Background: an optimization exercise with open tools, aiming at small area and a short achievable clock period. Do not read the settings as production practice.
At most, simulation tests tie the RTL to the original design; equivalence was not proved.
Some runs may be left out. An edit can pass the tests and still lose a function that they never use.
The RTL of run 2 was laid out without a check of its function.

**Run 1: close-up of the layout**

Region (221, 65) to (246, 90) um. Cells in gray, sequential cells in the stronger gray; small squares are vias.
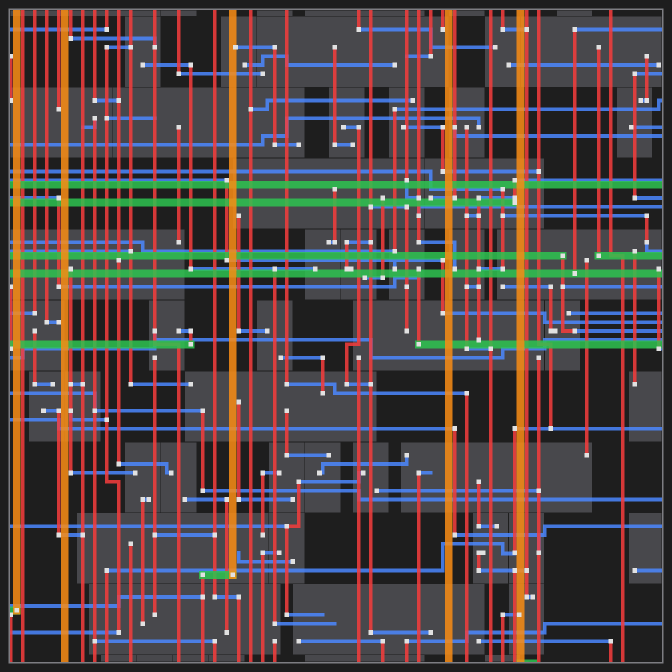
**Run 1: cell placement**

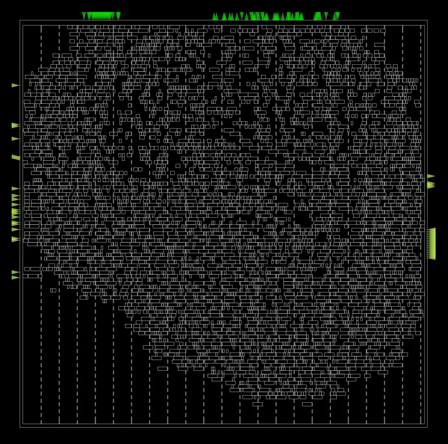
**Run 1: I/O nets highlighted**

The bar under the picture is 100 um long.
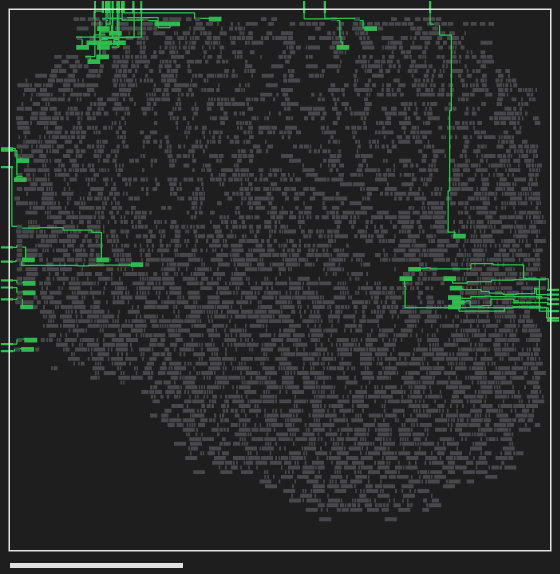
[run.sh]
#!/bin/bash
# synth_recipe.tcl (not shown) runs the flow's synth.tcl, then flattens the netlist and writes it again
# the make line also repeats each setting of config.mk as NAME=value (left out here)
make -C /OpenROAD-flow-scripts/flow DESIGN_CONFIG=/design/flow/config.mk WORK_HOME=/design/flow/orfs CLKGATE_MAP_FILE= SYNTH_SCRIPT=/design/flow/synth_recipe.tcl finish
[config.mk]
export PLATFORM = sky130hd
export DESIGN_NAME = ALU_top
export DESIGN_NICKNAME = ALU_top
export VERILOG_FILES = /design/flow/design.v
export SDC_FILE = /design/flow/constraint.sdc
export NUM_CORES = 4
export LEC_CHECK = 0
export CAP_MARGIN = 20
export CORE_MARGIN = 2
export CORE_UTILIZATION = 40
export SLEW_MARGIN = 20
[constraint.sdc]
create_clock -name core_clock -period 17.0 [get_ports {clk}]
set_input_delay 3.4000 -clock core_clock [delete_from_list [all_inputs] [get_ports {clk}]]
set_output_delay 3.4000 -clock core_clock [all_outputs]
set_load 0.01 [all_outputs]
[design.v]
module ALU_top (clk, A, B, sel, Cin, Y, Cout, Negative, Zero, Overflow);
	input clk;
	input [31:0] A, B;
	input [3:0] sel;
	input Cin;
	output reg [31:0] Y;
	output reg Cout, Negative, Zero, Overflow;
	reg [31:0] a_q, b_q;
	reg [3:0] sel_q;
	reg cin_q;
	wire [31:0] y_d;
	wire cout_d, neg_d, zero_d, ovf_d;
	ALU core (.A(a_q), .B(b_q), .sel(sel_q), .Cin(cin_q), .Y(y_d),
		.Cout(cout_d), .Negative(neg_d), .Zero(zero_d), .Overflow(ovf_d));
	always @(posedge clk) begin
		a_q <= A;
		b_q <= B;
		sel_q <= sel;
		cin_q <= Cin;
		Y <= y_d;
		Cout <= cout_d;
		Negative <= neg_d;
		Zero <= zero_d;
		Overflow <= ovf_d;
	end
endmodule

module AND (a, b, out);
	input a, b;
	output out;
	wire w1;
	nand nand1(w1,a,b);
	nand nand2(out,w1,w1);
endmodule
module OR (a, b, out);
	input a, b;
	output out;
	wire w1,w2,w3;	
	nand nand1(w1,a,a);
	nand nand2(w2,b,b);
	nand nand3(out,w1,w2);
endmodule
module NOT (a, out);
	input a;
	output out;
	nand nand1(out,a,a);
endmodule
module NOR (a, b, out);
	input a, b;
	output out;
	wire w1,w2;
	nand nand1 (w1,a,b);
	XOR	nand2 (.a(a),.b(b),.out(w2));
	XOR	nand3 (.a(w1),.b(w2),.out(out));
endmodule
module XOR (a, b, out);
	input a, b;
	output out;
	wire w1,w2;
	nand nand1 (w1,a,b);
	OR	nand2	(.a(a) ,.b(b),.out(w2));
	AND	nand3	(.a(w1) ,.b(w2),.out(out));
endmodule
module HalfAdder(a,b,c,s);
	input a,b;
	output c,s;
	and and1 (c,a,b);
	xor xor1 (s,a,b);
endmodule
module FullAdder(a,b,cin,cout,s);
	input a,b,cin;
	output cout,s;
	wire g,p,cp;
	HalfAdder	ha1(.a(a),.b(b),.c(g),.s(p));
	HalfAdder ha2(.a(p),.b(cin),.c(cp),.s(s));
	or or1(cout,g,cp);
endmodule
module AdderSubtractor (A, B, Cin, mode, Cout, Sum);
	input [31:0] A, B;
	input Cin, mode;
	output [31:0] Sum;
	output Cout;
	parameter n = 32;
	wire [31:0] Bw,carry;
	wire sel;		
	assign Bw[31:0] = B[31:0]^ {32{mode}};
	assign carry[0] = mode? 1'b1: Cin;
	FullAdder fa1 (.a(A[0]) , .b(Bw[0]) , .cin(carry[0]) , .cout(carry[1]) , .s(Sum[0]));
	FullAdder fa2 (.a(A[1]) , .b(Bw[1]) , .cin(carry[1]) , .cout(carry[2]) , .s(Sum[1]));
	FullAdder fa3 (.a(A[2]) , .b(Bw[2]) , .cin(carry[2]) , .cout(carry[3]) , .s(Sum[2]));
	FullAdder fa4 (.a(A[3]) , .b(Bw[3]) , .cin(carry[3]) , .cout(carry[4]) , .s(Sum[3]));
	FullAdder fa5 (.a(A[4]) , .b(Bw[4]) , .cin(carry[4]) , .cout(carry[5]) , .s(Sum[4]));
	FullAdder fa6 (.a(A[5]) , .b(Bw[5]) , .cin(carry[5]) , .cout(carry[6]) , .s(Sum[5]));
	FullAdder fa7 (.a(A[6]) , .b(Bw[6]) , .cin(carry[6]) , .cout(carry[7]) , .s(Sum[6]));
	FullAdder fa8 (.a(A[7]) , .b(Bw[7]) , .cin(carry[7]) , .cout(carry[8]) , .s(Sum[7]));
	FullAdder fa9 (.a(A[8]) , .b(Bw[8]) , .cin(carry[8]) , .cout(carry[9]) , .s(Sum[8]));
	FullAdder fa10(.a(A[9]) , .b(Bw[9]) , .cin(carry[9]) , .cout(carry[10]) , .s(Sum[9]));
	FullAdder fa11(.a(A[10]) , .b(Bw[10]) , .cin(carry[10]) , .cout(carry[11]) , .s(Sum[10]));
	FullAdder fa12(.a(A[11]) , .b(Bw[11]) , .cin(carry[11]) , .cout(carry[12]) , .s(Sum[11]));
	FullAdder fa13(.a(A[12]) , .b(Bw[12]) , .cin(carry[12]) , .cout(carry[13]) , .s(Sum[12]));
	FullAdder fa14(.a(A[13]) , .b(Bw[13]) , .cin(carry[13]) , .cout(carry[14]) , .s(Sum[13]));
	FullAdder fa15(.a(A[14]) , .b(Bw[14]) , .cin(carry[14]) , .cout(carry[15]) , .s(Sum[14]));
	FullAdder fa16(.a(A[15]) , .b(Bw[15]) , .cin(carry[15]) , .cout(carry[16]) , .s(Sum[15]));
	FullAdder fa17(.a(A[16]) , .b(Bw[16]) , .cin(carry[16]) , .cout(carry[17]) , .s(Sum[16]));
	FullAdder fa18(.a(A[17]) , .b(Bw[17]) , .cin(carry[17]) , .cout(carry[18]) , .s(Sum[17]));
	FullAdder fa19(.a(A[18]) , .b(Bw[18]) , .cin(carry[18]) , .cout(carry[19]) , .s(Sum[18]));
	FullAdder fa20(.a(A[19]) , .b(Bw[19]) , .cin(carry[19]) , .cout(carry[20]) , .s(Sum[19]));
	FullAdder fa21(.a(A[20]) , .b(Bw[20]) , .cin(carry[20]) , .cout(carry[21]) , .s(Sum[20]));
	FullAdder fa22(.a(A[21]) , .b(Bw[21]) , .cin(carry[21]) , .cout(carry[22]) , .s(Sum[21]));
	FullAdder fa23(.a(A[22]) , .b(Bw[22]) , .cin(carry[22]) , .cout(carry[23]) , .s(Sum[22]));
	FullAdder fa24(.a(A[23]) , .b(Bw[23]) , .cin(carry[23]) , .cout(carry[24]) , .s(Sum[23]));
	FullAdder fa25(.a(A[24]) , .b(Bw[24]) , .cin(carry[24]) , .cout(carry[25]) , .s(Sum[24]));
	FullAdder fa26(.a(A[25]) , .b(Bw[25]) , .cin(carry[25]) , .cout(carry[26]) , .s(Sum[25]));
	FullAdder fa27(.a(A[26]) , .b(Bw[26]) , .cin(carry[26]) , .cout(carry[27]) , .s(Sum[26]));
	FullAdder fa28(.a(A[27]) , .b(Bw[27]) , .cin(carry[27]) , .cout(carry[28]) , .s(Sum[27]));
	FullAdder fa29(.a(A[28]) , .b(Bw[28]) , .cin(carry[28]) , .cout(carry[29]) , .s(Sum[28]));
	FullAdder fa30(.a(A[29]) , .b(Bw[29]) , .cin(carry[29]) , .cout(carry[30]) , .s(Sum[29]));
	FullAdder fa31(.a(A[30]) , .b(Bw[30]) , .cin(carry[30]) , .cout(carry[31]) , .s(Sum[30]));
	FullAdder fa32(.a(A[31]) , .b(Bw[31]) , .cin(carry[31]) , .cout(Cout) , .s(Sum[31]));
endmodule
module floatPointAdder (A,B,C);
	input [31:0] A,B;
	output [31:0] C;
	wire [24:0] man_temp,shift_temp,another;
	wire [7:0]shift;
	wire greater,temp,dif_sign,equ_exp;
	assign dif_sign = A[31]==B[31] ? 1'b0 : 1'b1 ;
	assign greater = A[30:23] > B[30:23] ? 1'b1 : ( equ_exp ?  (A[22:0]>=B[22:0]):1'b0) ;
	assign equ_exp =(A[30:23] == B[30:23]);
	assign shift[7:0] = greater ? A[30:23] - B[30:23] : B[30:23] - A[30:23];
	assign shift_temp[23:0] = greater ? {1'b1,B[22:0]} >> shift [7:0] : {1'b1,A[22:0]} >> shift [7:0];
	assign another[23:0] = greater ? {1'b1,A[22:0]} : {1'b1,B[22:0]};
	assign man_temp [24:0] = dif_sign ? another[23:0] - shift_temp[23:0] : another[23:0] + shift_temp[23:0] ;
	assign C[22:0] = man_temp[24] ? man_temp[23:1] : man_temp[22:0];
	assign C[30:23] = man_temp[24] ? (greater ? A[30:23]:B[30:23]) + 1 : (greater ? A[30:23]:B[30:23]) ;
	assign C[31] = dif_sign ? (greater ? A[31]:B[31]) : A[31];
endmodule
module floatPointMul (A,B,C);
	input [31:0] A,B;
	output [31:0] C;
	wire[7:0]exp_temp;
	wire[47:0]man_temp;
	wire sign;
	xor xor1 (C[31],A[31],B[31]);
	assign man_temp[47:0] = {1'b1,A[22:0]} * {1'b1,B[22:0]};
	assign C[22:0] = man_temp[47] ? man_temp[46:24] : man_temp[45:23];
	assign exp_temp [7:0] = A [30:23] + B[30:23];
	assign C[30:23] =  man_temp[47]? exp_temp [7:0] + 1'b1 : exp_temp [7:0];
endmodule
module ALU (A, B, sel, Cin, Y, Cout, Negative, Zero, Overflow);
	input [31:0] A, B;
	input [3:0] sel;
	input Cin;
	output [31:0] Y;
	output Cout, Negative, Zero, Overflow;
	reg [31:0]Y; 
	reg	Cout, Negative, Zero, Overflow;
	wire[6:0]gateOutput;
	wire[31:0]add_sum,sub_sum,fadd_out,fmul_out;
	wire add_out,sub_out;
	always @ (*) begin
		Y = 32'b0;
		Cout = 1'b0;
		Negative = 1'b0;
		Zero = 1'b0;
		Overflow = 1'b0;
		if (sel<=5)	begin
			Y[31:1] = {31{1'b0}};
			Cout = 1'b0;
			Negative = 1'b0;
			Overflow = 1'b0;
			case (sel)
				4'b0000:begin
					Y[0] = gateOutput[0];
					Zero = ~gateOutput[0];
				end
				4'b0001:begin
					Y[0] = gateOutput[1];
					Zero = ~gateOutput[1];
				end
				4'b0010:begin
					Y[0] = gateOutput[2];
					Zero = ~gateOutput[2];
				end
				4'b0011:begin
					Y[0] = gateOutput[3];
					Zero = ~gateOutput[3];
				end
				4'b0100:begin
					Y[0] = gateOutput[4];
					Zero = ~gateOutput[4];
				end
				4'b0101:begin
					Y[0] = gateOutput[5];
					Zero = ~gateOutput[5];
				end
			endcase
		end
		else begin
			case (sel)
				4'b0110:begin 
					Cout = add_out;
					Negative = add_sum[31];
					Zero = (add_sum[31:0] == 0)? 1'b1 : 1'b0 ;
					Overflow = (~(A[31]^B[31])) & (A[31] != add_sum[31]) ? 1'b1 : 1'b0;
					Y[31:0] = add_sum[31:0];
				end	
				4'b0111:begin
					Cout = 1'b0;
					Negative = sub_sum[31];
					Zero = (sub_sum[31:0] == 0)? 1'b1 : 1'b0 ;
					Overflow = (~(A[31]^(B[31]^{32{1'b1}}))) & (A[31] != sub_sum[31]) ? 1'b1 : 1'b0;
					Y[31:0] = sub_sum[31:0];
				end
				4'b1000:begin 
					Cout = 1'b0;
					Negative = 1'b0;
					Zero = (sub_sum[31:0] == 0)? 1'b1 : 1'b0 ; 
					Overflow = (~(A[31]^(B[31]^{32{1'b1}}))) & (A[31] != sub_sum[31]) ? 1'b1 : 1'b0;
					Y[31:0] = (sub_sum[31]==1) ? (sub_sum[31:0]^{32{1'b1}})+1'b1  : (sub_sum[31:0]);
				end
				4'b1001:begin  
					Y[31:0] = A[15:0]* B[15:0];
					Cout = 0;  
					Overflow = 1'b0;  
					Negative = 1'b0;  
					Zero = (Y[31:0]==0)? 1'b1 : 1'b0;
				end
				4'b1010:begin 
					Y[31:0] = A[31:0]<<1;
					Negative = A[30];
					Cout = A[31];
					Zero = (Y[31:0]==0)? 1'b1:1'b0;
					Overflow = Cout? 1'b1:1'b0;
				end
				4'b1011:begin 
					Y[31:0] = A[31:0]<<<1;
					Negative = A[30];
					Cout = A[31];
					Zero = (Y[31:0]==0)? 1'b1:1'b0;
					Overflow = Cout? 1'b1:1'b0;
				end
				4'b1100:begin 
					Y[31:0] = A[31:0]>>1;
					Negative = Y[31];
					Zero = (Y[31:0]==0)? 1'b1:1'b0;
					Cout = 1'b0;
					Overflow = 1'b0;
				end
				4'b1101:begin
					Y[30:0] = A[31:0]>>>1;
					Y[31] = A[31];
					Negative = Y[31];
					Zero = (Y[31:0]==0)? 1'b1:1'b0;
					Overflow = 1'b0;
					Cout = 1'b0;
				end
				4'b1110:begin
					Y[31:0] = fadd_out[31:0];
					Cout = 0 ;
					Overflow =0;
					Negative = Y[31];
					Zero = (Y[22:0]==0)? 1'b1 : 1'b0 ;
				end
				4'b1111:begin
					Y[31:0] = fmul_out[31:0];
					Negative = Y[31];
					Zero = (Y[30:0]==0) ? 1'b1 : 1'b0;
					Cout = 0;
					Overflow =0;
				end
			endcase
		end
	end
	AND	 mod1 (.a(A[0]),.b(B[0]),.out(gateOutput[0]));
	OR	 mod2 (.a(A[0]),.b(B[0]),.out(gateOutput[1]));
	NOT	 mod3 (.a(A[0]),.out(gateOutput[2]));
	NOR	 mod4 (.a(A[0]),.b(B[0]),.out(gateOutput[3]));
	XOR	 mod5 (.a(A[0]),.b(B[0]),.out(gateOutput[4]));
	nand (gateOutput[5],A[0],B[0]);
	AdderSubtractor mod7 (.A(A[31:0]), .B(B[31:0]), .Cin(Cin), .mode(1'b0), .Cout(add_out), .Sum(add_sum[31:0]));
	AdderSubtractor mod8 (.A(A[31:0]), .B(B[31:0]), .Cin(1'b0), .mode(1'b1), .Cout(sub_out), .Sum(sub_sum[31:0])); 
	floatPointMul   mod16 (.A(A[31:0]),.B(B[31:0]),.C(fmul_out));
	floatPointAdder	mod15 (.A(A[31:0]),.B(B[31:0]),.C(fadd_out));
endmodule
==> results.cfg, run 1 <==
[final_layout]
inv_count = 953
dominant_cells = multi-input combinational cells
buffers_excl_clock = 194
multi_input_area_share_pct = 77.13
utilization_pct = 43.40
multi_input_cells = 3146
drive_above_1_share_pct = 4.328
nonClkBufAreaFrac_pct = 4.238
syn_to_final_growth_pct = 7.408
finalNetCount = 5590

[global_route]
grt_use_total_pct = 31.66
gr-usage-met1_pct = 42.15
grt_max_degree = 66
met3_usage_pct = 7.627
busiest_layer = met2
grt_pass1_vias = 33370
met2_usage_pct = 48.39
grt_pass1_wl_um = 224700

[timing]
relSlewSlack_pct = 17.55
post-route-period-util_pct = 91.19
max_freq_mhz = 64.51
fin_hold_ws_ns = 0.6650
clock_skew_ns = 0.02486
tightest_slew_ns = 1.228
finalSetupViolCount = 0

[synthesis]
ys.flop_type = dfxtp_1
synth-simple-area-share_pct = 13.35
netlist_instances = 4410
synth_xor_xnor_area_share_pct = 3.124
yosysTopAreaCell = fa_1
ys_ff_latch = 105
synth_fa_ha_area_share_pct = 51.54
synth.most_common_cell = inv_1
synth_compound_area_share_pct = 11.76

[worst_setup_path]
worstReg2RegEnd = Y[27]
max_stage_delay_ns = 0.75
cp-end-kind = flip-flop
r2r_start = b_q[1]
endpoint = Y[27]
crit_required_ns = 17.28
ff2ff_setup_slack_ns = 1.50
startpoint = b_q[1]

[clock_tree]
cts_hold_buf = 0
cts.path.max_buffers = 2
cts_resized = 0
cts_setup_buffers = 0
clk_pin_slew_worst_paths_ns = 0.10
cts.sinks = 105
numCtsBuffers = 9

[detailed_routing]
vias_per_cell = 5.758
drtIter0Drc = 3555
num_vias = 32660

[run_status]
outcome = timing/DRC/antenna clean

[die]
num_tap_cells = 1254
core_area_mm2 = 0.09347
rows = 112

[placed_design]
dp_slack_ns = 1.695
dp_cells = 5652

[worst_hold_path]
min_path_cells = 2

[run]
drv_cap = 0
-- 'close-up of the layout' (at the start) --
legend:
  blue:
    layer: M1
  orange:
    layer: M4
  red:
    layer: M2
  green:
    layer: M3
sequential cells in the window: 0
most frequent: inv_1 (18), fa_1 (13), nor2_1 (4)
cells with their middle in the window: 39

-- 'cell placement' (at the start) --
Final Non-Filler Cells: 5671
FFs & Latches: 105
Filler Cells Inserted: 9408

-- 'I/O nets highlighted' (at the start) --
legend:
  green:
    port: B
    bits: 32
    direction: input
    end_cells: 32
    wire: 1460 um

run 1: cells in the final DEF (no fill, tap or decap), drive strengths merged, types with 23 or more instances in the layout:
master           n
a211oi          23
a21o            30
a21oi          165
a22oi           23
buf             89
clkdlybuf4s50  105
dfxtp          105
fa             741
ha             370
inv            945
mux2i           81
nand2          445
nand3           53
nand4           24
nor2           406
nor3            45
nor4            23
o211ai          24
o21ai          179
o221ai          34
xnor2           78
xor2            55
run 1: registers in the layout, summed over array words and instances, names as in the netlist:
register  cells
Y            32
a_q          32
Negative      1
Zero          1
sel_q         4
b_q          32
Overflow      1
cin_q         1
Cout          1
run 1: routing by layer:
| metal | up-vias | share of wire [%] |
|---|---|---|
| met5 | - | 0.018 |
| met4 | 4 | 5.9 |
| met3 | 383 | 10 |
| met2 | 1761 | 44 |
| met1 | 16540 | 40 |
| li1 | 13970 | - |
run 1: critical path: cells and delay by family, from the launching register on:
kind	cells	cell delay, ns
flip-flops	1	0.75
AND/OR/NAND/NOR	1	0.06
buffers and inverters	3	0.97
AO/OA/AOI/OAI	4	0.94
adder cells (fa/ha/maj)	30	12.01
XOR/XNOR	1	0.60
**Run 1: sequential cells colored by netlist name**

Other sequential cells in the stronger gray, the rest of the logic in the fainter gray.
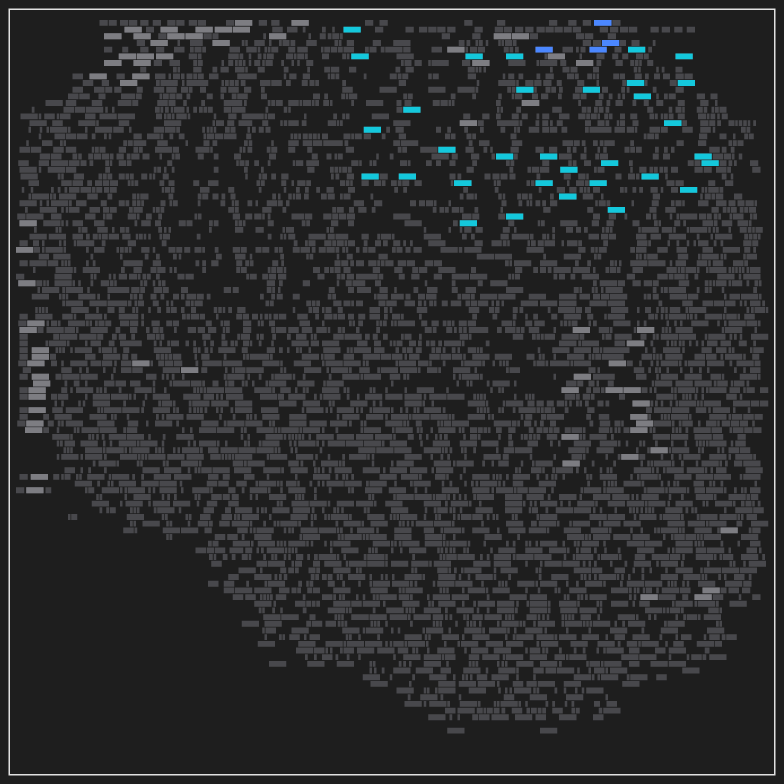

==> run 2: too many edits to list; what changed since run 1 <==
design.v: 285 -> 2975 lines; modules unchanged: 1
  FA: new, 6 lines
  XNR2: new, 5 lines
  OR2: new, 5 lines
  XOR2: new, 5 lines
  NOR2: new, 5 lines
  PPN3: new, 5 lines
  PPN: new, 5 lines
  ALU: edited, 136 -> 2912 lines
  removed: AND, OR, NOT, NOR, XOR, HalfAdder, FullAdder, AdderSubtractor, floatPointAdder, floatPointMul
==> module OR2 as of run 2 <==
module OR2 (a, b, y);
  input a, b;
  output y;
  assign y = a | b;
endmodule
==> module XNR2 as of run 2 <==
module XNR2 (a, b, y);
  input a, b;
  output y;
  assign y = ~(a ^ b);
endmodule
==> module PPN as of run 2 <==
module PPN (a, b, y);
  input a, b;
  output y;
  assign y = ~(a & b);
endmodule
==> module NOR2 as of run 2 <==
module NOR2 (a, b, y);
  input a, b;
  output y;
  assign y = ~(a | b);
endmodule
==> module FA as of run 2 <==
module FA (a, b, c, s, co);
  input a, b, c;
  output s, co;
  assign s = a ^ b ^ c;
  assign co = (a & b) | (c & (a ^ b));
endmodule
==> module PPN3 as of run 2 <==
module PPN3 (a, b, g, y);
  input a, b, g;
  output y;
  assign y = ~(a & b & g);
endmodule
==> module XOR2 as of run 2 <==
module XOR2 (a, b, y);
  input a, b;
  output y;
  assign y = a ^ b;
endmodule
--- a/config.mk
+++ b/config.mk
@@ -8,4 +8,5 @@
 export CAP_MARGIN = 20
 export CORE_MARGIN = 2
-export CORE_UTILIZATION = 40
+export CORE_UTILIZATION = 65
 export SLEW_MARGIN = 20
+export SYNTH_HIERARCHICAL = 1
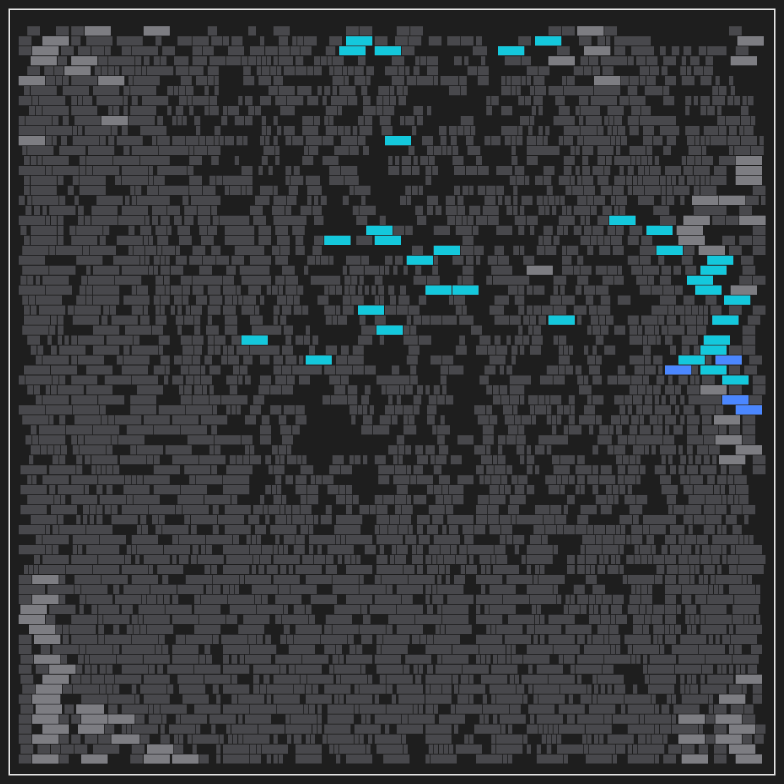
**Above:** run 2 (sequential cells colored by netlist name).
Other sequential cells in the stronger gray, the rest of the logic in the fainter gray.
legend:
  cyan:
    signal: Y
    placed_flops: 32
  blue:
    signal: sel_q
    placed_flops: 4
    where: east
not colored: 69

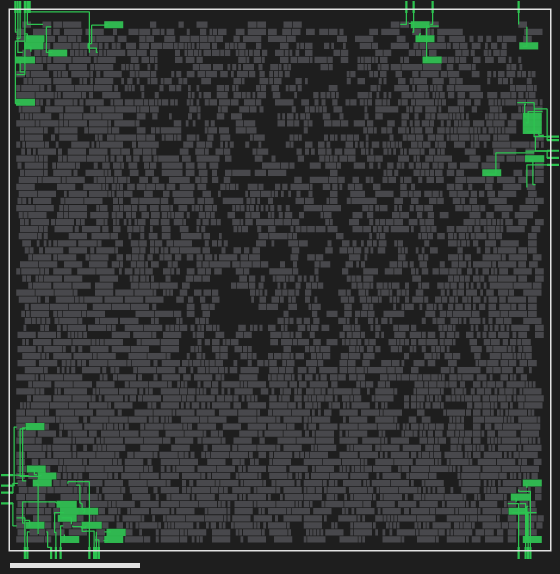
**Above:** run 2 (I/O nets highlighted).
The bar under the picture is 50 um long.
legend:
  green:
    port: B
    bits: 32
    direction: input
    end_cells: 32
    wire: 813 um

==> results.cfg, run 2 <==
[worst_setup_path]
cp-end-kind = flip-flop
endpoint = Zero
ff2ff_setup_slack_ns = 6.13
worstReg2RegEnd = Zero
r2r_start = sel_q[2]
arrival_ns = 11.23
worst-path-max-fanout = 144
max_stage_delay_ns = 0.88
cp.buffers_inverters = 4
crit_required_ns = 17.36
cp_num_cells = 26
startpoint = sel_q[2]
critPathKind = flip-flop to flip-flop
critPathTopFamily = compound AO/OA/AOI/OAI gates
start_kind = flip-flop

[placed_design]
dp_slack_ns = 6.461
gp_congestion = 1.064
dp_cells = 3660
numPortBuffers = 105

[timing]
hold_viol_final = 0
max_freq_mhz = 92.01
period_minus_slack_ns = 10.87
report.final.slew_viol_count = 0
relSlewSlack_pct = 13.42
tightest_slew_ns = 1.285
fin_ws_ns = 6.131
finalSetupViolCount = 0
post-route-period-util_pct = 63.93
clock_skew_ns = 0.02943

[global_route]
met3_usage_pct = 15.23
grt_antenna_before_repair = 3
busiest_layer = met2
grt_remaining_overflow = 0
grt_pass1_wl_um = 159300
gr-usage-met1_pct = 59.44
met2_usage_pct = 73.19
grt_use_total_pct = 48.43
grt_pass1_vias = 28060
grt_max_degree = 145

[synthesis]
synth.area.top_cells = fa_1 (36%), dfxtp_1 (7.7%), nand2_1 (6.7%)
synth-seq-area-share_pct = 7.746
synth-simple-area-share_pct = 21.12
synth_xor_xnor_area_share_pct = 9.876
synth.most_common_cell = fa_1
avgSynthCellArea_um2 = 8.929
synth_compound_area_share_pct = 13.44
yosys_warnings = 8
synth_top_family_by_area = adder cells
syn-cell-area_mm2 = 0.02714
synth_edf_count = 0
yosysTopAreaCell = fa_1
synth_fa_ha_area_share_pct = 40.06
netlist_instances = 3039
synth_top_cell_area_share_pct = 36.00
ys_ff_latch = 105
yosys.cell_types.count = 89
ys.flop_type = dfxtp_1

[detailed_routing]
met2_length_um = 44590
top_layer = met5
wire_per_inst_um = 28.07
route.detailed.drc = 0
drt_wl_total_um = 103300
drt_first_pass_iters = 11
routed-wl-met3_um = 15460
num_vias = 26580
vias_per_cell = 7.223
met1_length_um = 34880
postRouteAntennaNets = 0
drtIter0Drc = 3580

[run_status]
outcome = timing/DRC/antenna clean

[clock_tree]
numCtsBuffers = 9
cts_resized = 0
cts.sinks = 105
cts_setup_buffers = 0
clk-insertion-delay-late_ns = 0.43
cts.path.max_buffers = 2
cts_root_buf = clkbuf_16
clk_pin_slew_worst_paths_ns = 0.11
cts_hold_buf = 0
cts_tree = built

[final_layout]
mostFrequentLayoutCells = fa_1 (488), nand2_1 (486), nand3_1 (310)
reg_top3 = Y x32, a_q x32, b_q x32
final_cells = 3680
final_common_cell = fa_1
drive_above_1_share_pct = 5.821
finalNetCount = 3785
syn_to_final_growth_pct = 8.608
fill_cells = 3102

[die]
die_height_um = 208.3
io_pins = 106
die_width_um = 208.3
rows = 74
die-area_mm2 = 0.04340
core_area_mm2 = 0.04102

[worst_hold_path]
hold_path.class = flip-flop to flip-flop
min_path_cells = 2
hold_start = a_q[31]

[run]
drv_cap = 0
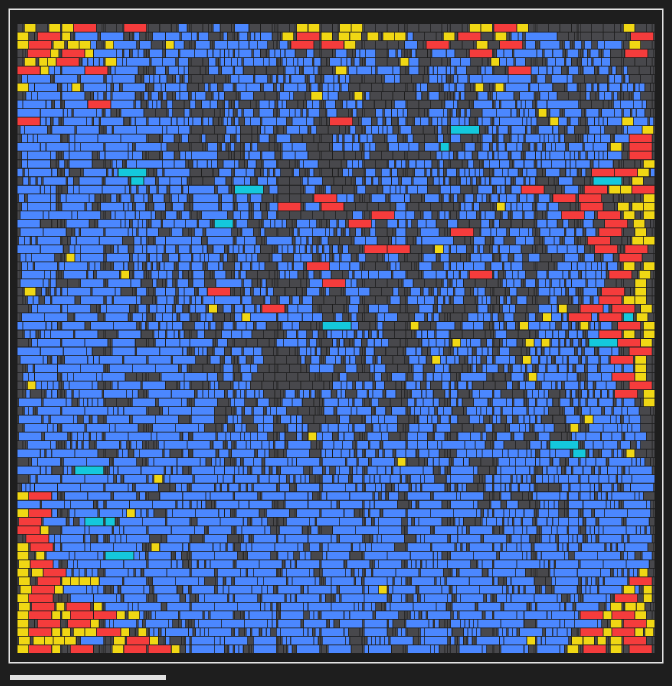
**Above:** run 2 (cells colored by class).
The bar under the picture is 50 um long. Fill, decap, tap and diode cells in gray.
legend:
  red:
    class: sequential cells
    cells: 105
    share_of_their_area: 7.3%
  yellow:
    class: remaining buffers and delay cells
    cells: 179
    share_of_their_area: 5.6%
  blue:
    class: remaining logic cells
    cells: 2844
    share_of_their_area: 86%
  cyan:
    class: clock drivers and dummy loads
    cells: 16
    share_of_their_area: 1.1%
design area: 0.02947 mm^2
final core occ: 71.85%
Seq/total area: 7.145%

-- run 2: final cells by class --
| cell class | instances | area, um^2 | share of cell area (%) |
|---|---|---|---|
| sequential | 105 | 2106 | 7.145 |
| clock inverter | 7 | 80.08 | 0.2717 |
| inverter | 64 | 247.7 | 0.8406 |
| timing repair buffer | 179 | 1607 | 5.451 |
| antenna | 4 | 10.01 | 0.03396 |
| multi-input combinational | 2780 | 24530 | 83.23 |
| clock buffer | 9 | 225.2 | 0.7642 |
| tap | 532 | 665.6 | 2.259 |
-- run 2: metrics by stage --
step | hold slack (ns) | util (%) | area [um^2]
after floorplan | 0.5154 | - | 27150
after CTS | 0.7702 | 71.80 | 29450
after global routing | 0.8216 | 71.83 | 29460
after global placement | 0.7579 | 71.05 | 29140
final | 0.8102 | 71.85 | 29470
after detailed placement | 0.7504 | 71.06 | 29150

-- static timing again, ports no longer ideal --
How much do the figures lean on ideal ports? The routed layouts below were timed once more, with nothing changed but the port constraints.
Step 1 (the two cells are an assumption about what drives the block):
set clk [get_ports {clk}]
set_driving_cell -lib_cell sky130_fd_sc_hd__clkbuf_16 $clk
set_driving_cell -lib_cell sky130_fd_sc_hd__buf_2 [delete_from_list [all_inputs] $clk]
Step 2 times the ports against the registers' clock, not the clock port: input delays grow and output delays shrink by t, the midpoint of the rising clock arrivals with the driver on.
Three values: ideal, step 1, step 2; two values: the first two.
run	shift t [ns]	setup slack, ns	latest minus earliest clock arrival (ns)
run 1	0.483	1.498 / 1.498 / 1.498	0.027 / 0.028
run 2	0.470	6.131 / 6.131 / 6.131	0.029 / 0.030
After both steps every run listed still meets setup and hold.
